What follows belongs to an exercise in optimizing a design on an open flow for small area, a short achievable clock period and few clock cycles; a production flow would make more cautious choices. Function was checked by simulation only, so behaviour that the tests miss may differ from the original. The series may have gaps, and a smaller design here may also do less where the tests do not look.

**flow/config.mk**
```make
export PLATFORM = sky130hd
export DESIGN_NAME = MDC
export DESIGN_NICKNAME = MDC
export VERILOG_FILES = /design/flow/design.v
export SDC_FILE = /design/flow/constraint.sdc
export NUM_CORES = 4
export LEC_CHECK = 0
export CAP_MARGIN = 20
export CORE_MARGIN = 2
export CORE_UTILIZATION = 30
export SLEW_MARGIN = 20
```
**flow/constraint.sdc**
```tcl
create_clock -name core_clock -period 11.0 [get_ports {clk}]
set_input_delay 2.2000 -clock core_clock [delete_from_list [all_inputs] [get_ports {clk}]]
set_output_delay 2.2000 -clock core_clock [all_outputs]
set_load 0.01 [all_outputs]
```
**flow/design.v**
```verilog
module HAMMING_IP #(parameter IP_BIT = 8) (
    IN_code,
    OUT_code
);
input [IP_BIT+4-1:0]  IN_code;
output reg [IP_BIT-1:0] OUT_code;
wire [11-IP_BIT:0] padding;
wire [15:0]        full;
wire [3:0]         correct;
reg  [10:0]  decode;
assign padding = 0;
assign full = {IN_code, padding};
assign correct[0] = full[15] ^ full[13] ^ full[11] ^ full[9] ^ full[7] ^ full[5] ^ full[3] ^ full[1];
assign correct[1] = full[14] ^ full[13] ^ full[10] ^ full[9] ^ full[6] ^ full[5] ^ full[2] ^ full[1];
assign correct[2] = full[12] ^ full[11] ^ full[10] ^ full[9] ^ full[4] ^ full[3] ^ full[2] ^ full[1];
assign correct[3] = full[8]  ^ full[7]  ^ full[6]  ^ full[5] ^ full[4] ^ full[3] ^ full[2] ^ full[1];
always @(*) begin
    decode[0]  = full[1];
    decode[1]  = full[2];
    decode[2]  = full[3];
    decode[3]  = full[4];
    decode[4]  = full[5];
    decode[5]  = full[6];
    decode[6]  = full[7];
    decode[7]  = full[9];
    decode[8]  = full[10];
    decode[9]  = full[11];
    decode[10] = full[13];
    case (correct)
        4'd3: begin
            decode[10] = ~full[13];
        end
        4'd5: begin
            decode[9]  = ~full[11];
        end
        4'd6: begin
            decode[8]  = ~full[10];
        end
        4'd7: begin
            decode[7]  = ~full[9];
        end
        4'd9: begin
            decode[6]  = ~full[7];
        end
        4'd10: begin
            decode[5]  = ~full[6];
        end
        4'd11: begin
            decode[4]  = ~full[5];
        end
        4'd12: begin
            decode[3]  = ~full[4];
        end
        4'd13: begin
            decode[2]  = ~full[3];
        end
        4'd14: begin
            decode[1]  = ~full[2];
        end
        4'd15: begin
            decode[0]  = ~full[1];
        end
    endcase
end
assign OUT_code = (decode >> (11-IP_BIT));
endmodule
module MDC(
    clk,
	rst_n,
	in_valid,
    in_data, 
	in_mode,
    out_valid, 
	out_data
);
input clk, rst_n, in_valid;
input [8:0] in_mode;
input [14:0] in_data;
output reg out_valid;
output reg [206:0] out_data;
parameter IDLE = 2'b00;
parameter IPUT = 2'b01;
parameter CALC = 2'b11;
parameter OPUT = 2'b10;
parameter IN_OVER = 4'd15;
parameter IP_BIT_1 = 5;
parameter IP_BIT_2 = 11;
integer i, j, k;
reg [1:0] mode_cs, mode_ns;
reg [3:0] count_cs, count_ns;
reg [1:0] in_mode_cs, in_mode_ns;
reg signed [10:0] single_cs [0:1][0:3];
reg signed [10:0] single_ns [0:1][0:3];
reg signed [21:0] double_cs [0:2][0:3];
reg signed [21:0] double_ns [0:2][0:3];
reg signed [22:0] triple_cs [0:13];
reg signed [22:0] triple_ns [0:13];
reg signed [35:0] quadru_cs [0:5];
reg signed [35:0] quadru_ns [0:5];
reg signed [48:0] quintu_cs [0:1];
reg signed [48:0] quintu_ns [0:1];
reg signed [33:0] pre_qua_cs [0:5];
reg signed [33:0] pre_qua_ns [0:5];
wire signed [4:0]  ham_5b;
wire signed [10:0] ham_11b;
reg  signed [10:0] muls_a;
reg  signed [10:0] muls_b;
wire signed [21:0] muls_out;
reg  signed [11:0] mulm_a [0:2];
reg  signed [22:0] mulm_b [0:2];
wire signed [33:0] mulm_out [0:2];
reg  signed [11:0] mull_a;
reg  signed [35:0] mull_b;
wire signed [46:0] mull_out;
reg  signed [47:0] add_a [0:2];
reg  signed [47:0] add_b [0:2];
wire signed [48:0] add_out [0:2];
always @(posedge clk or negedge rst_n)begin
    if(!rst_n)begin
        mode_cs <= IDLE;
        for(i=0 ; i<2 ; i=i+1) for(j=0 ; j<4 ; j=j+1) single_cs[i][j] <= 11'd0;
        for(i=0 ; i<3 ; i=i+1) for(j=0 ; j<4 ; j=j+1) double_cs[i][j] <= 22'd0;
        for(i=0 ; i<14 ; i=i+1) triple_cs[i] <= 23'd0;
        for(i=0 ; i<6 ; i=i+1)  quadru_cs[i] <= 36'd0;
        for(i=0 ; i<2 ; i=i+1)  quintu_cs[i] <= 49'd0;
    end
    else begin
        mode_cs <= mode_ns;
        for(i=0 ; i<2 ; i=i+1) for(j=0 ; j<4 ; j=j+1) single_cs[i][j] <= single_ns[i][j];
        for(i=0 ; i<3 ; i=i+1) for(j=0 ; j<4 ; j=j+1) double_cs[i][j] <= double_ns[i][j];
        for(i=0 ; i<14 ; i=i+1) triple_cs[i] <= triple_ns[i];
        for(i=0 ; i<6 ; i=i+1)  quadru_cs[i] <= quadru_ns[i];
        for(i=0 ; i<2 ; i=i+1)  quintu_cs[i] <= quintu_ns[i];
    end
end
always @(posedge clk) begin
    count_cs <= count_ns;
    in_mode_cs <= in_mode_ns;
    for(i=0 ; i<6 ; i=i+1) pre_qua_cs[i] <= pre_qua_ns[i];
end
always @(*) begin
    case (mode_cs)
        IDLE: begin
            if(in_valid) mode_ns = IPUT;
            else         mode_ns = mode_cs;
        end
        IPUT: begin
            if(count_cs == IN_OVER)begin
                if(in_mode_cs == 3) mode_ns = CALC;
                else                mode_ns = OPUT;
            end
            else                    mode_ns = mode_cs;
        end
        CALC: begin
            mode_ns = OPUT;
        end
        OPUT: mode_ns = IDLE;
        default: mode_ns = mode_cs;
    endcase
end
HAMMING_IP #(IP_BIT_1) HI_5B ( .IN_code(in_mode), .OUT_code(ham_5b) );
HAMMING_IP #(IP_BIT_2) HI_11B ( .IN_code(in_data), .OUT_code(ham_11b) );
MULT_11B11B MU0( .a(muls_a),    .b(muls_b),    .out(muls_out) );
MULT_11B23B MU1( .a(mulm_a[0]), .b(mulm_b[0]), .out(mulm_out[0]) );
MULT_11B23B MU2( .a(mulm_a[1]), .b(mulm_b[1]), .out(mulm_out[1]) );
MULT_11B23B MU3( .a(mulm_a[2]), .b(mulm_b[2]), .out(mulm_out[2]) );
MULT_11B36B MU4( .a(mull_a),    .b(mull_b),    .out(mull_out) );
always @(*) begin
    case (mode_cs)
        IDLE: count_ns = 0;
        IPUT: begin
            if(count_cs == IN_OVER) count_ns = 0;
            else                    count_ns = count_cs + 1;
        end
        CALC: begin
            count_ns = count_cs + 1;
        end
        OPUT: count_ns = 0;
    endcase
end
always @(*) begin
    case (mode_cs)
        IDLE: begin
            if(in_valid) in_mode_ns = {ham_5b[4], ham_5b[1]};
            else         in_mode_ns = 0;
        end
        IPUT: in_mode_ns = in_mode_cs;
        CALC: in_mode_ns = in_mode_cs;
        OPUT: in_mode_ns = 0;
    endcase
end
always @(*) begin
    for(i=0 ; i<2 ; i=i+1) for(j=0 ; j<4 ; j=j+1) single_ns[i][j] = single_cs[i][j];
    case (mode_cs)
        IDLE: if(in_valid) single_ns[0][0] = ham_11b;
        IPUT: begin
            case (count_cs)
                0: single_ns[0][1] = ham_11b;
                1: single_ns[0][2] = ham_11b;
                2: single_ns[0][3] = ham_11b;
                3: single_ns[1][0] = ham_11b;
                4: single_ns[1][1] = ham_11b;
                5: single_ns[1][2] = ham_11b;
                6: single_ns[1][3] = ham_11b;
                7: begin
                    single_ns[0][0] = single_cs[1][0];
                    single_ns[0][1] = single_cs[1][1];
                    single_ns[0][2] = single_cs[1][2];
                    single_ns[0][3] = single_cs[1][3];
                    single_ns[1][0] = ham_11b;
                end
                8: single_ns[1][1] = ham_11b;
                9: single_ns[1][2] = ham_11b;
                10: single_ns[1][3] = ham_11b;
                11: begin
                    single_ns[0][0] = single_cs[1][0];
                    single_ns[0][1] = single_cs[1][1];
                    single_ns[0][2] = single_cs[1][2];
                    single_ns[0][3] = single_cs[1][3];
                    single_ns[1][0] = ham_11b;
                end
                12: single_ns[1][1] = ham_11b;
                13: single_ns[1][2] = ham_11b;
                14: single_ns[1][3] = ham_11b;
            endcase
        end
    endcase
end
always @(*) begin
    case (mode_cs)
        IDLE: for(i=0 ; i<6 ; i=i+1)  quadru_ns[i] = 0;
        IPUT: for(i=0 ; i<6 ; i=i+1)  quadru_ns[i] = quadru_cs[i] + pre_qua_cs[i];
        CALC: for(i=0 ; i<6 ; i=i+1)  quadru_ns[i] = quadru_cs[i] + pre_qua_cs[i];
        OPUT: for(i=0 ; i<6 ; i=i+1)  quadru_ns[i] = quadru_cs[i] + pre_qua_cs[i];
    endcase
end
always @(*) begin
    for(i=0 ; i<3 ; i=i+1) for(j=0 ; j<4 ; j=j+1) double_ns[i][j] = double_cs[i][j];
    for(i=0 ; i<14 ; i=i+1) triple_ns[i] = triple_cs[i];
    for(i=0 ; i<6 ; i=i+1)  pre_qua_ns[i] = 0;
    quintu_ns[0] = quintu_cs[0] + quintu_cs[1];
    quintu_ns[1] = 0;
    muls_a = 0; muls_b = 0;
    mulm_a[0] = 0; mulm_b[0] = 0; mulm_a[1] = 0; mulm_b[1] = 0; mulm_a[2] = 0; mulm_b[2] = 0;
    mull_a = 0; mull_b = 0;
    case (mode_cs)
        IDLE: begin
            for(i=0 ; i<3 ; i=i+1) for(j=0 ; j<4 ; j=j+1) double_ns[i][j] = 0;
            for(i=0 ; i<14 ; i=i+1) triple_ns[i] = 0;
            quintu_ns[0] = 0;
        end
        IPUT: begin
            case (count_cs)
                4: begin         
                    muls_a    = single_cs[1][0]; muls_b    = single_cs[0][1];                              double_ns[0][0] = muls_out;  
                    mulm_a[2] = $signed({single_cs[1][0][10], single_cs[1][0]}); mulm_b[2] = {{12{single_cs[0][2][10]}}, single_cs[0][2]}; double_ns[1][0] = mulm_out[2][21:0];  
                    mull_a    = $signed({single_cs[1][0][10], single_cs[1][0]}); mull_b    = {{25{single_cs[0][3][10]}}, single_cs[0][3]}; double_ns[2][0] = mull_out;  
                end
                5: begin         
                    muls_a    = single_cs[1][1]; muls_b    = single_cs[0][0];                              double_ns[0][1] = muls_out;  
                    mulm_a[2] = $signed({single_cs[1][1][10], single_cs[1][1]}); mulm_b[2] = {{12{single_cs[0][2][10]}}, single_cs[0][2]}; double_ns[1][1] = mulm_out[2][21:0];  
                    mull_a    = $signed({single_cs[1][1][10], single_cs[1][1]}); mull_b    = {{25{single_cs[0][3][10]}}, single_cs[0][3]}; double_ns[2][1] = mull_out;  
                end
                6: begin         
                    muls_a    = single_cs[1][2]; muls_b    = single_cs[0][0];                              double_ns[0][2] = muls_out;  
                    mulm_a[2] = $signed({single_cs[1][2][10], single_cs[1][2]}); mulm_b[2] = {{12{single_cs[0][1][10]}}, single_cs[0][1]}; double_ns[1][2] = mulm_out[2][21:0];  
                    mull_a    = $signed({single_cs[1][2][10], single_cs[1][2]}); mull_b    = {{25{single_cs[0][3][10]}}, single_cs[0][3]}; double_ns[2][2] = mull_out;  
                    triple_ns[0] = double_cs[0][1] - double_cs[0][0];  
                end
                7: begin         
                    muls_a    = single_cs[1][3]; muls_b    = single_cs[0][0];                              double_ns[0][3] = muls_out;  
                    mulm_a[2] = $signed({single_cs[1][3][10], single_cs[1][3]}); mulm_b[2] = {{12{single_cs[0][1][10]}}, single_cs[0][1]}; double_ns[1][3] = mulm_out[2][21:0];  
                    mull_a    =$signed( {single_cs[1][3][10], single_cs[1][3]}); mull_b    = {{25{single_cs[0][2][10]}}, single_cs[0][2]}; double_ns[2][3] = mull_out;  
                    triple_ns[1] = double_cs[0][2] - double_cs[1][0];  
                    triple_ns[2] = double_cs[1][2] - double_cs[1][1];  
                end
                8: begin         
                    muls_a    = $signed({single_cs[1][0][10], single_cs[1][0]}); muls_b    = single_cs[0][1];                              double_ns[0][0] = muls_out;  
                    mulm_a[2] = $signed({single_cs[1][0][10], single_cs[1][0]}); mulm_b[2] = {{12{single_cs[0][2][10]}}, single_cs[0][2]}; double_ns[1][0] = mulm_out[2][21:0];  
                    triple_ns[3] = double_cs[0][3] - double_cs[2][0];  
                    triple_ns[4] = double_cs[1][3] - double_cs[2][1];  
                    triple_ns[5] = double_cs[2][3] - double_cs[2][2];  
                    mulm_a[0] = $signed({single_cs[1][0][10], single_cs[1][0]}); mulm_b[0] = triple_cs[2]; pre_qua_ns[0] = mulm_out[0];  
                end
                9: begin         
                    muls_a    = single_cs[1][1]; muls_b    = single_cs[0][0];                              double_ns[0][1] = muls_out;  
                    mulm_a[2] = $signed({single_cs[1][1][10], single_cs[1][1]}); mulm_b[2] = {{12{single_cs[0][2][10]}}, single_cs[0][2]}; double_ns[1][1] = mulm_out[2][21:0];  
                    mull_a    = $signed({single_cs[1][1][10], single_cs[1][1]}); mull_b    = {{25{single_cs[0][3][10]}}, single_cs[0][3]}; double_ns[2][1] = mull_out;  
                    mulm_a[0] = $signed({single_cs[1][0][10], single_cs[1][0]}); mulm_b[0] = triple_cs[5]; pre_qua_ns[4] = mulm_out[0];  
                    mulm_a[1] = $signed({single_cs[1][1][10], single_cs[1][1]}); mulm_b[1] = triple_cs[5]; pre_qua_ns[1] = mulm_out[1];  
                end
                10: begin         
                    muls_a    = single_cs[1][2]; muls_b    = single_cs[0][0];                              double_ns[0][2] = muls_out;  
                    mulm_a[2] = $signed({single_cs[1][2][10], single_cs[1][2]}); mulm_b[2] = {{12{single_cs[0][1][10]}}, single_cs[0][1]}; double_ns[1][2] = mulm_out[2][21:0];  
                    mull_a    = $signed({single_cs[1][2][10], single_cs[1][2]}); mull_b    = {{25{single_cs[0][3][10]}}, single_cs[0][3]}; double_ns[2][2] = mull_out;  
                    triple_ns[6] = double_cs[0][1] - double_cs[0][0];
                    mulm_a[0] = -$signed({single_cs[1][2][10], single_cs[1][2]}); mulm_b[0] = triple_cs[4]; pre_qua_ns[1] = mulm_out[0];  
                    mulm_a[1] = $signed({single_cs[1][0][10], single_cs[1][0]});    mulm_b[1] = triple_cs[4]; pre_qua_ns[5] = mulm_out[1];  
                end
                11: begin         
                    muls_a    = single_cs[1][3]; muls_b    = single_cs[0][1];                              double_ns[1][3] = muls_out;  
                    mulm_a[2] = $signed({single_cs[1][3][10], single_cs[1][3]}); mulm_b[2] = {{12{single_cs[0][2][10]}}, single_cs[0][2]}; double_ns[2][3] = mulm_out[2][21:0];  
                    triple_ns[7] = double_cs[0][2] - double_cs[1][0];
                    triple_ns[8] = double_cs[1][2] - double_cs[1][1];
                    mulm_a[0] = $signed({single_cs[1][3][10], single_cs[1][3]});    mulm_b[0] = triple_cs[2]; pre_qua_ns[1] = mulm_out[0];  
                    mulm_a[1] = -$signed({single_cs[1][2][10], single_cs[1][2]}); mulm_b[1] = triple_cs[3]; pre_qua_ns[4] = mulm_out[1];  
                    mull_a    = -$signed({single_cs[1][1][10], single_cs[1][1]}); mull_b    = {{13{triple_cs[3][22]}}, triple_cs[3]}; pre_qua_ns[5] = mull_out;  
                end
                12: begin         
                    muls_a = single_cs[1][0]; muls_b = single_cs[0][1]; double_ns[0][0] = muls_out;  
                    triple_ns[9] = double_cs[1][3] - double_cs[2][1];
                    triple_ns[10] = double_cs[2][3] - double_cs[2][2];
                    mulm_a[0] = $signed({single_cs[0][3][10], single_cs[0][3]});    mulm_b[0] = triple_cs[0]; pre_qua_ns[5] = mulm_out[0];  
                    mulm_a[1] = -$signed({single_cs[0][1][10], single_cs[0][1]}); mulm_b[1] = triple_cs[1]; pre_qua_ns[0] = mulm_out[1];  
                    mulm_a[2] = $signed({single_cs[1][0][10], single_cs[1][0]});    mulm_b[2] = triple_cs[8]; pre_qua_ns[2] = mulm_out[2];  
                    mull_a    = $signed({single_cs[0][3][10], single_cs[0][3]});    mull_b    = {{13{triple_cs[1][22]}}, triple_cs[1]}; pre_qua_ns[4] = mull_out;  
                end
                13: begin         
                    muls_a    = single_cs[1][1]; muls_b    = single_cs[0][0];                              double_ns[0][1] = muls_out;  
                    mulm_a[2] = $signed({single_cs[1][1][10], single_cs[1][1]}); mulm_b[2] = {{12{single_cs[0][2][10]}}, single_cs[0][2]}; double_ns[1][1] = mulm_out[2][21:0];  
                    mulm_a[0] = $signed({single_cs[1][1][10], single_cs[1][1]});    mulm_b[0] = triple_cs[10]; pre_qua_ns[3] = mulm_out[0];  
                    mulm_a[1] = -$signed({single_cs[1][1][10], single_cs[1][1]}); mulm_b[1] = triple_cs[7];  pre_qua_ns[2] = mulm_out[1];  
                    mull_a = -$signed({single_cs[1][0][10], single_cs[1][0]}); mull_b = quadru_cs[1]; quintu_ns[1] = {{2{mull_out[46]}}, mull_out};  
                end
                14: begin         
                    muls_a    = single_cs[1][2]; muls_b    = single_cs[0][1];                              double_ns[1][2] = muls_out;  
                    mulm_a[2] = $signed({single_cs[1][2][10], single_cs[1][2]}); mulm_b[2] = {{12{single_cs[0][3][10]}}, single_cs[0][3]}; double_ns[2][2] = mulm_out[2][21:0];  
                    triple_ns[11] = double_cs[0][1] - double_cs[0][0];
                    mulm_a[0] = $signed({single_cs[0][2][10], single_cs[0][2]});    mulm_b[0] = triple_cs[0]; pre_qua_ns[0] = mulm_out[0];  
                    mulm_a[1] = -$signed({single_cs[1][2][10], single_cs[1][2]}); mulm_b[1] = triple_cs[9]; pre_qua_ns[3] = mulm_out[1];  
                    mull_a = $signed({single_cs[1][1][10], single_cs[1][1]}); mull_b = quadru_cs[4]; quintu_ns[1] = {{2{mull_out[46]}}, mull_out};  
                end
                15: begin         
                    muls_a = single_cs[1][3]; muls_b = single_cs[0][2]; double_ns[2][3] = muls_out;  
                    triple_ns[12] = double_cs[1][2] - double_cs[1][1];
                    mulm_a[0] = $signed({single_cs[1][3][10], single_cs[1][3]}); mulm_b[0] = triple_cs[8]; pre_qua_ns[3] = mulm_out[0];  
                    mulm_a[1] = $signed({single_cs[1][2][10], single_cs[1][2]}); mulm_b[1] = triple_cs[6]; pre_qua_ns[2] = mulm_out[1];  
                    mull_a = -$signed({single_cs[1][2][10], single_cs[1][2]}); mull_b = quadru_cs[5]; quintu_ns[1] = {{2{mull_out[46]}}, mull_out};  
                end
            endcase
        end
        CALC: begin
            mull_a = {single_cs[1][3][10], single_cs[1][3]}; mull_b = quadru_cs[0]; quintu_ns[1] = {{2{mull_out[46]}}, mull_out};  
        end
        OPUT: begin
            triple_ns[13] = double_cs[2][3] - double_cs[2][2];
        end
    endcase
end
always @(*) begin
    case (mode_cs)
        IDLE: begin
            out_valid = 0;
            out_data = 0;
        end
        IPUT: begin
            out_valid = 0;
            out_data = 0;
        end
        CALC: begin
            out_valid = 0;
            out_data = 0;
        end
        OPUT: begin
            out_valid = 1;
            case (in_mode_cs)
                2'b00: out_data = {triple_cs[0], triple_cs[2], triple_cs[5], triple_cs[6], triple_cs[8], triple_cs[10], triple_cs[11], triple_cs[12], triple_ns[13]};
                2'b01: out_data = {{3{1'b0}}, {15{quadru_cs[0][35]}}, quadru_cs[0], {15{quadru_cs[1][35]}}, quadru_cs[1], {15{quadru_ns[2][35]}}, quadru_ns[2], {15{quadru_ns[3][35]}}, quadru_ns[3]};
                2'b11: out_data = {{158{quintu_ns[0][48]}}, quintu_ns[0]};
                default: out_data = 0;
            endcase
        end
    endcase
end
endmodule
module MULT_11B11B(
    input signed [10:0] a,
    input signed [10:0] b,
    output reg signed [21:0] out
);
assign out = a * b;
endmodule
module MULT_11B23B(
    input signed [11:0] a,
    input signed [22:0] b,
    output reg signed [33:0] out
);
assign out = a * b;
endmodule
module MULT_11B36B(
    input signed [11:0] a,
    input signed [35:0] b,
    output reg signed [46:0] out
);
assign out = a * b;
endmodule
module SIGNED_ADD(
    input signed [47:0] a,
    input signed [47:0] b,
    output reg signed [48:0] out
);
assign out = a + b;
endmodule
```
**flow/run.sh**
```bash
#!/bin/bash
# synth_recipe.tcl (not shown) runs the flow's synth.tcl, then flattens the netlist and writes it again
# the make line also repeats each setting of config.mk as NAME=value (left out here)
make -C /OpenROAD-flow-scripts/flow DESIGN_CONFIG=/design/flow/config.mk WORK_HOME=/design/flow/orfs CLKGATE_MAP_FILE= SYNTH_SCRIPT=/design/flow/synth_recipe.tcl finish
```
**Run 1: local utilization**

(0.5 px per um) 31 x 31 tiles, from black (low) to pale yellow (high), 0 to 100% covered.
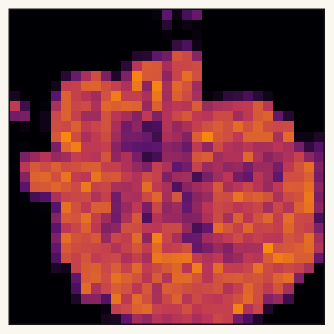
emptiest ninth of the die: top right
fullest tile: 74%
densest ninth of the die: bottom middle
nearly empty tiles: 33%

**Run 1: critical path on the layout**

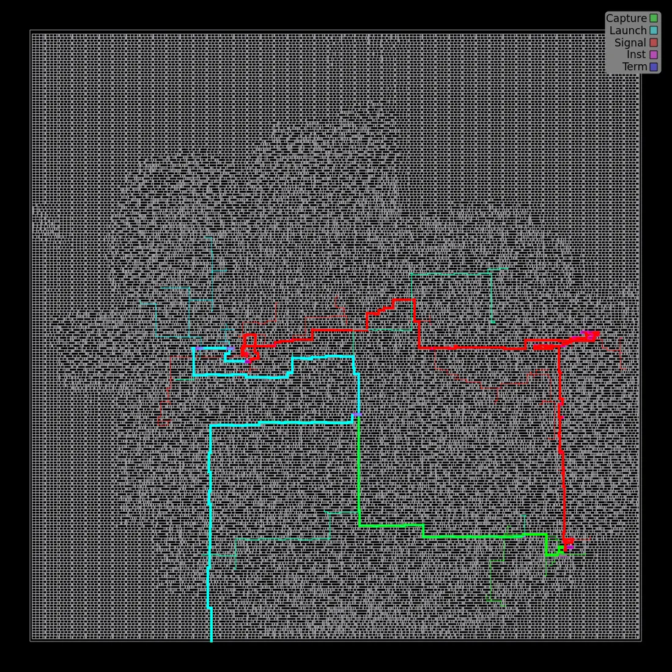
final core area utilization: 34.0%
summed negative setup slack over all endpoints: 0 ns
Worst Slack Setup Final: 0.854 ns

**Run 1: M2 wires**

(1 px per um)
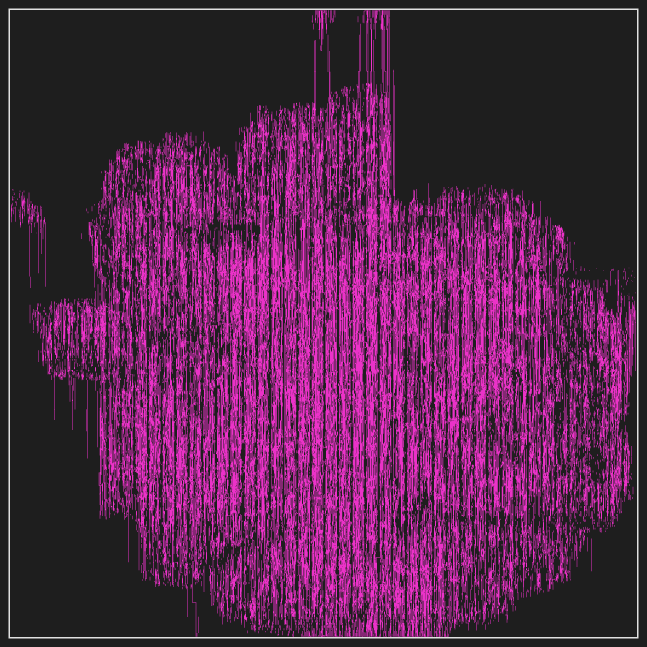
wire length on this layer: 229 mm
longest straight run: 172 um

**Run 1: clock routing**

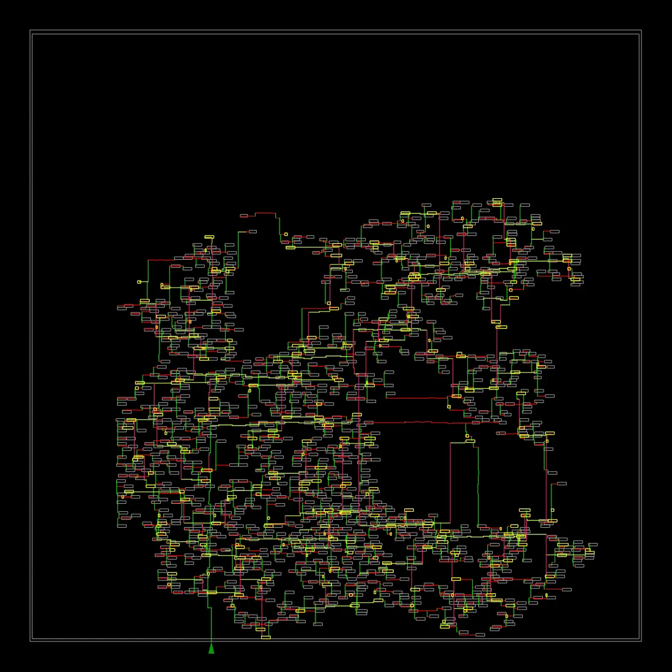
CTS buffer count: 147
clock network latency to the later pin of the worst-skew pair: 0.88 ns

run 1: critical path: cells and delay by family (launching register included):
family / cells / cell delay (ns)
and+or+nand+nor: 6 / 1.45
xor gates and xnor gates: 2 / 0.41
AOI/OAI and AO/OA: 11 / 3.38
buffers and inverters: 6 / 1.07
adders and majority gates: 6 / 2.76
DFF: 1 / 0.86
run 1: routing by layer:
| layer | track usage [%] | up-vias |
|---|---|---|
| met1 | 33.8 | 52500 |
| li1 | - | 45000 |
| met4 | 20.4 | 34 |
| met5 | 0 | - |
| met3 | 6.49 | 1563 |
| met2 | 40.0 | 5842 |
run 1: flip-flops by register name (all words and copies together) (netlist names):
name        flops
triple_cs     320
double_cs     264
quadru_cs     216
pre_qua_cs    204
quintu_cs      96
single_cs      88
count_cs        4
in_mode_cs      2
mode_cs         2
run 1: synthesized netlist by cell type, types with 157 or more instances:
| library cell | instances |
|---|---|
| dfxtp_1 | 208 |
| and2_1 | 170 |
| a21oi_1 | 761 |
| inv_1 | 1682 |
| clkbuf_1 | 643 |
| a22o_1 | 190 |
| dfrtp_1 | 986 |
| o21ai_0 | 785 |
| a22oi_1 | 157 |
| a21o_1 | 266 |
| fa_1 | 1237 |
| ha_1 | 754 |
| nand2_1 | 2022 |
| xnor2_1 | 345 |
| nor2_1 | 1168 |
| xor2_1 | 229 |
run 1: worst max-delay path by stage:
stage | from | end | slack (ns)
after floorplan | count_cs[0] | pre_qua_cs[5][33] | 2.57
after global placement | count_cs[3] | quintu_cs[1][43] | 1.15
after detailed placement | count_cs[3] | quintu_cs[1][43] | 1.11
after CTS | count_cs[3] | quintu_cs[1][47] | 1.03
after global routing | count_cs[3] | quintu_cs[1][47] | 0.41
final | count_cs[3] | quintu_cs[1][45] | 0.85
run 1: cell type report:
| class | count | area share [%] |
|---|---|---|
| tap | 5175 | 4.93 |
| timing repair buffer | 612 | 4.06 |
| antenna | 65 | 0.124 |
| clock inverter | 73 | 0.799 |
| sequential | 1196 | 22.0 |
| clock buffer | 200 | 3.17 |
| multi-input combinational | 9958 | 60.1 |
| inverter | 1687 | 4.82 |
==> results.txt, run 1 <==
----------------------------------------------------
[Finish]
  Filler Cells Inserted ... 40,400
  Post-route insts no fill ... 19,000
  Area of combinational cells with multiple inputs ... 79,000 um2
  Summed area of non-filler cells in the final layout ... 131,000 um2
  Commonest cells after routing, fill and taps aside ... nand2_1, inv_1, fa_1
  Most common library cell in the layout ignoring fill and taps ... nand2_1
  Storage element area ... 28,900 um2
  Fraction of final layout cells with drive strength greater than 1 ... 6.55%
  Relative area change from synthesis to final layout ... 12.8%
  Net count, final ... 15,600

[Worst hold path]
  End point of the most critical hold path ... triple_cs[11][14]
  HP Class ... register to register
  Instance count along the most critical hold path ... 2
  Hold Startpoint ... triple_cs[11][14]

[Timing]
  Max-slew violations ... 0
  Unrepaired setup endpoints after global routing ... no
  Period Utilization, post-route ... 92.2%
  Final critical delay including setup and external delays ... 10.15 ns
  Max Clock Skew ... 0.0717 ns
  Measured slew at the worst slew-check pin ... 1.26 ns
  Hold violation count in the final report ... 0
  FMAX ... 98.6 MHz
  Relative max-transition margin ... 15.1%
  Worst hold slack across all endpoints ... 0.476 ns
  Number of setup violations in the final report ... 0

[Logic synthesis]
  Async S/R FF share, synth ... 82.4%
  Post-Synth XOR/XNOR Area ... 4.32%
  Count of flip-flops with a built-in enable after synthesis ... 2
  Net count after synthesis ... 15,600
  Synthesized-area fraction occupied by and/or/nand/nor cells ... 15.1%
  Post-Synthesis Cell Area ... 116,000 um2
  Proportion of synthesized area in mux cells ... 1.13%
  Post-Syn Instances ... 13,600
  Flip-flop cell with the highest count after synthesis ... dfrtp_1
  Combinational family with the most area after synthesis ... adder cells
  Avg Synthesized Cell Area ... 8.59 um2
  Area fraction in compound gates after synthesis ... 17.5%
  Share of the yosys chip area belonging to registers ... 24.8%
  Number of library cell types mapped by synthesis ... 98
  Adder-cell area share of the yosys netlist ... 29.4%
  Synth top area cells ... fa_1, dfrtp_1, ha_1, nand2_1, inv_1
  Most area-hungry cell type in the Yosys netlist ... fa_1
  Warning count from the yosys run ... 36
  Count of state elements after synthesis ... 1,196
  Top-area cell type share of the netlist area ... 21.3%

[Setup path]
  Path depth of the worst reg2reg path ... 31
  Crit path arrival time ... 10.86 ns
  Most used cell, CP ... fa_1
  Setup crit end kind ... register
  R2r setup slk ... 0.85 ns
  Worst setup SP type ... register
  Startpoint of the lowest-slack register-to-register path ... count_cs[3]
  CP peak stage delay ... 0.86 ns
  Crit Reg-Reg Endpoint ... quintu_cs[1][45]
  Data required time at the worst endpoint ... 11.71 ns
  Setup Crit Path Kind ... register to register
  Worst Path Max Fanout ... 25
  Max stage delay cell, worst path ... dfxtp_1

[Die]
  Die Footprint ... 393,000 um2
  Initial cell density of the core ... 30.2%
  Placeable core region ... 386,000 um2
  Floorplan die width ... 627 um
  Chip height ... 627 um
  Boundary pin count ... 235
  Cell Rows ... 228

[Drt]
  Metal1 wirelength ... 207,000 um
  Vias after detailed routing ... 105,000
  ANT nets after route ... 0
  Routed len/inst ... 28.5 um
  Vias per Instance ... 5.53
  First DRT Iteration DRCs ... 13,200
  Sum of met2 wire segment lengths after detailed routing ... 229,000 um
  WL final ... 540,000 um
  Number of design rule violations left after detail routing ... 0
  Met3 Wirelength ... 54,200 um
  Drt pass-1 iters ... 10
  Highest routing layer actually used ... met5

[Clocking]
  Number of buffers added to fix hold violations after cts ... 0
  Resized Gates After CTS ... 0
  Reg clk slew, reported paths ... 0.06 ns
  CTS root buf ... clkbuf_16
  Setup Buffers After CTS ... 0
  Clock tree from TritonCTS ... built
  Maximum clock path buffer count ... 3
  Htree depth ... 4
  Number of clock sinks seen by CTS ... 1,196

[Placement]
  Count of buffers inserted at the top-level ports ... 234
  Detailed placement HPWL ... 427,000 um
  Placed cell count ... 18,600
  Final Wtd Congestion ... 1.04
  Post-placement worst setup slack ... 1.11 ns
  Area after detailed placement ... 126,000 um2

[Global route]
  Via count of the first global-routing pass ... 101,000
  Antenna violations before repair ... 77
  Pin count of the biggest net entering global routing ... 142
  Grt total ovfl ... 0
  First-pass GRT wire length ... 757,000 um
  Global routing usage summed across all routing layers ... 26.9%

[Run status]
  Status ... no timing/DRC/antenna violations

[Run]
  Max capacitance violation total ... 0

----------------------------------------------------
Testbench counts for the RTL of run 1, summed over its fixed seeds: cycles 29,337.
## Run 2: large edit since run 1, in outline
flow/design.v: 403 -> 1534 lines; modules unchanged: 1
  MDC: edited, 309 -> 1468 lines
  removed: MULT_11B11B, MULT_11B23B, MULT_11B36B, SIGNED_ADD
--- a/flow/config.mk
+++ b/flow/config.mk
@@ -8,4 +8,5 @@
 export CAP_MARGIN = 20
 export CORE_MARGIN = 2
-export CORE_UTILIZATION = 30
+export CORE_UTILIZATION = 45
+export SETUP_SLACK_MARGIN = 5
 export SLEW_MARGIN = 20
**Run 2: metal 3**

(1.5 px per um) Cells faint in the background.
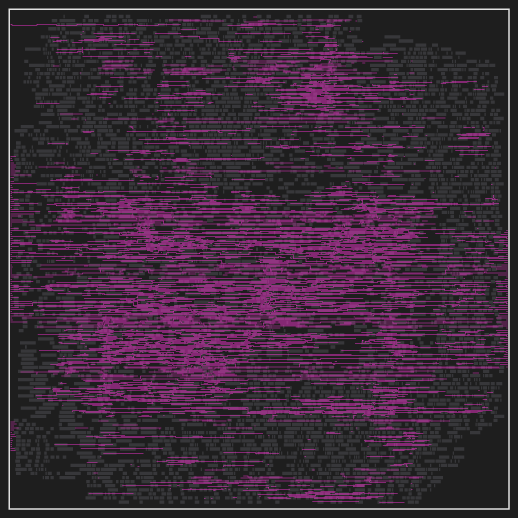
main direction: horizontal
share of all routed wire: 15%
nets with wire on the layer: 1,119
wire length on this layer: 36.6 mm
longest straight run: 163 um

**Run 2: critical path on the layout**

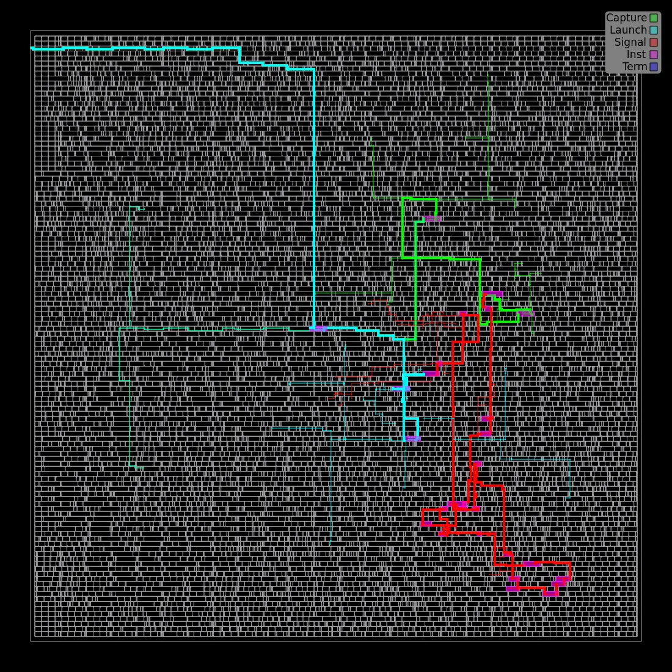
post-route insts no fill: 6,825
final critical delay including setup and external delays: 6.94 ns
final core area utilization: 57.5%

**Run 2: clock routing**

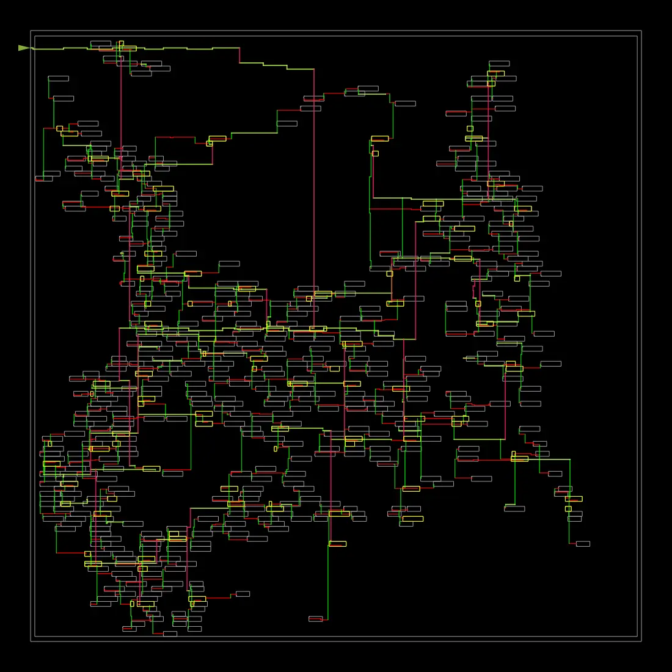
number of clock sinks seen by CTS: 477
final sequential cell count: 477
clock network latency to the later pin of the worst-skew pair: 0.74 ns
CTS buffer count: 57

**Run 2: local utilization**

(1 px per um) 33 x 33 tiles, from black (low) to pale yellow (high), 0 to 100% covered.
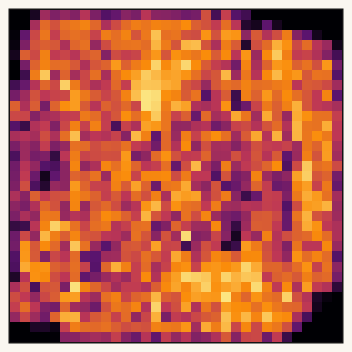
mean over tiles: 54%
tiles over 75% full: 15%
nearly empty tiles: 4.2%
fullest tile: 94%

==> results.txt, run 2 <==
----------------------------------------------------
[Logic synthesis]
  Warning count from the yosys run ... 1
  Synthesized-area fraction occupied by and/or/nand/nor cells ... 7.18%
  Post-Syn Instances ... 5,024
  Net count after synthesis ... 5,648
  Top-area cell type share of the netlist area ... 22.7%
  Area fraction in compound gates after synthesis ... 22.8%
  Count of state elements after synthesis ... 477
  Flip-flop cell with the highest count after synthesis ... edfxtp_1
  Post-Synthesis Cell Area ... 48,400 um2
  Async S/R FF share, synth ... 1.26%
  Count of flip-flops with a built-in enable after synthesis ... 367
  Combinational family with the most area after synthesis ... compound AO/OA/AOI/OAI gates
  Most area-hungry cell type in the Yosys netlist ... edfxtp_1
  Number of library cell types mapped by synthesis ... 74
  Synth top area cells ... edfxtp_1, fa_1, a22oi_1, xnor2_1, ha_1
  Proportion of synthesized area in mux cells ... 1.71%
  Post-Synth XOR/XNOR Area ... 11.7%
  Share of the yosys chip area belonging to registers ... 27.4%
  Adder-cell area share of the yosys netlist ... 21.3%
  Top-count cell post-synth ... a22oi_1
  Top post-synthesis cells by count ... a22oi_1, inv_1, fa_1
  Avg Synthesized Cell Area ... 9.64 um2

[Global route]
  Global routing usage summed across all routing layers ... 43.5%
  Met2 layer usage reported by global route ... 61.9%
  Pin count of the biggest net entering global routing ... 193
  Antenna violations before repair ... 30
  Global routing met1 resource utilization ... 54.9%
  Layer carrying the most global-route usage ... met2
  GR met3 Demand/Resource ... 18.0%
  Via count of the first global-routing pass ... 45,100
  Grt total ovfl ... 0
  First-pass GRT wire length ... 344,000 um

[Timing]
  Worst Slack Setup Final ... 4.06 ns
  Measured slew at the worst slew-check pin ... 1.31 ns
  Worst hold slack across all endpoints ... 0.357 ns
  Max-slew violations ... 0
  Period Utilization, post-route ... 63.1%
  Number of setup violations in the final report ... 0
  Max Clock Skew ... 0.0857 ns
  Hold violation count in the final report ... 0
  FMAX ... 144 MHz
  Relative max-transition margin ... 12.3%
  Summed negative setup slack over all endpoints ... 0 ns
  Unrepaired setup endpoints after global routing ... yes

[Drt]
  First DRT Iteration DRCs ... 7,705
  ANT nets after route ... 0
  Routed len/inst ... 36.3 um
  WL final ... 248,000 um
  Vias after detailed routing ... 47,000
  Highest routing layer actually used ... met5
  Met3 Wirelength ... 36,600 um
  Drt pass-1 iters ... 12
  Vias per Instance ... 6.88
  Metal1 wirelength ... 89,900 um
  Number of design rule violations left after detail routing ... 0
  Sum of met2 wire segment lengths after detailed routing ... 101,000 um

[Die]
  Chip height ... 332 um
  Boundary pin count ... 235
  Floorplan die width ... 332 um
  Die Footprint ... 110,000 um2
  Placeable core region ... 107,000 um2
  Initial cell density of the core ... 45.3%
  Cell Rows ... 120

[Clocking]
  Clock tree from TritonCTS ... built
  CTS root buf ... clkbuf_16
  Htree depth ... 2
  Reg clk slew, reported paths ... 0.07 ns
  Maximum clock path buffer count ... 3

[Finish]
  Commonest cells after routing, fill and taps aside ... a22oi_1, inv_1, fa_1
  Most common library cell in the layout ignoring fill and taps ... a22oi_1
  Summed area of non-filler cells in the final layout ... 61,500 um2
  Net count, final ... 5,988
  Fraction of final layout cells with drive strength greater than 1 ... 23.1%
  Relative area change from synthesis to final layout ... 26.9%
  Filler Cells Inserted ... 9,292

[Worst hold path]
  Hold Startpoint ... plast
  Instance count along the most critical hold path ... 0
  End point of the most critical hold path ... out_valid
  HP Class ... register to register

[Setup path]
  Worst Path Max Fanout ... 11
  Crit path arrival time ... 7.38 ns
  Crit Reg-Reg Endpoint ... b2[30]
  Setup Crit Path Kind ... register to register
  Setup crit end kind ... register
  R2r setup slk ... 4.06 ns
  Path depth of the worst reg2reg path ... 21
  Data required time at the worst endpoint ... 11.44 ns
  Worst setup SP type ... register
  Startpoint of the lowest-slack register-to-register path ... U1_cs_b2

[Placement]
  Final Wtd Congestion ... 1.02
  Area after detailed placement ... 52,200 um2
  Detailed placement HPWL ... 177,000 um
  Count of buffers inserted at the top-level ports ... 234
  Post-placement worst setup slack ... 2.96 ns
  Placed cell count ... 6,352

[Run]
  Max capacitance violation total ... 0

[Run status]
  Status ... no timing/DRC/antenna violations

----------------------------------------------------
Testbench counts for the RTL of run 2, summed over its fixed seeds: cycles 28,800.
## run 2: changes by cell type in the layout (fill, tap and decap cells not counted), sizes merged, moves of 139 or more
cell	before	now
nand2	2022	302
inv	1693	588
nor2	1168	112
dfrtp	986	6
fa	1237	379
o21ai	835	145
a21oi	761	132
ha	754	218
a22oi	158	612
edfxtp	2	367
a21o	267	120
and2	174	35
## run 2: critical path, stage by stage (launching register included)
cell	delay (ns)
dfxtp_4	0.41
buf_4	0.22
a222oi_1	1.04
nand2_4	0.07
buf_6	0.19
a22oi_2	0.23
xor2_2	0.11
fa_1	0.54
fa_1	0.56
inv_2	0.04
fa_1	0.49
fa_1	0.56
ha_4	0.32
nand4_1	0.21
nor3_2	0.34
a21oi_2	0.12
a21oi_4	0.21
o41ai_4	0.11
buf_6	0.15
o21ai_4	0.17
mux2_4	0.34
a211o_1	0.23
## run 2: cells by family (layout without fill, tap and decap cells)
group,Yosys count,after routing
XOR/XNOR,644,644
flip-flops,477,477
other,0,10
buffers and inverters,1013,1397
AO/OA/AOI/OAI,1479,1479
AND/OR/NAND/NOR,739,743
adder cells (fa/ha/maj),597,597
multiplexers,75,75
## run 2: repair_timing
item,in CTS,in global routing
endpoints found under the setup margin,334,180
hold buffers,0,0
cloned,6,0
setup buffers,268,80
gates resized for setup,602,296
pin swaps,280,256
## run 2: how the worst max path moves through the flow
stage	startpoint	endpoint	slack, ns	cells after the start
detailed placement	U0_bs_e00	bx[11]	2.96	18
finish	U1_cs_b2	b2[30]	4.06	21
global route	e0[1][10]	bx[6]	4.07	25
floorplan	e0[2][10]	b2[30]	4.99	24
global placement	U0_bs_e00	bx[11]	2.98	18
CTS	e0[1][10]	bx[6]	4.25	25
## run 2: layout make-up
cell class | count | area [um2] | share of cell area (%)
Timing Repair Buffer | 710 | 6610 | 10.8
Clock inverter | 31 | 363 | 0.590
Multi-Input combinational cell | 3538 | 35600 | 57.9
Antenna cell | 10 | 25.0 | 0.0407
Tap cell | 1403 | 1760 | 2.86
Sequential cell | 477 | 13300 | 21.7
Inverter | 580 | 2180 | 3.55
Clock buffer | 76 | 1630 | 2.65

==> what the ideal ports hide <==
In the flow no input, the clock included, has a driving cell. The finished layouts below were timed again as built, in two steps.
Step 1 sets driving cells, clkbuf_16 on the clock port and buf_2 on the other inputs (assumed; they add their load-dependent delay and slew).
Step 2, shift: input delay + t, output delay - t, t = (earliest + latest rising clock arrival at the registers) / 2. This alone moves slack from input paths to output paths.
Three values: no drivers, after step 1, after step 2; two values: the first two.
run	t (ns)	setup WS [ns]	clock arrival spread, ns	worst register clock-pin slew, ns	worst slew at a driven data input, ns
run 1	0.926	0.854 / 0.854 / 0.854	0.072 / 0.072	0.09 / 0.09	0.05
run 2	0.781	4.064 / 4.064 / 4.064	0.086 / 0.086	0.08 / 0.08	0.04
After both steps setup and hold are still met in every run listed.
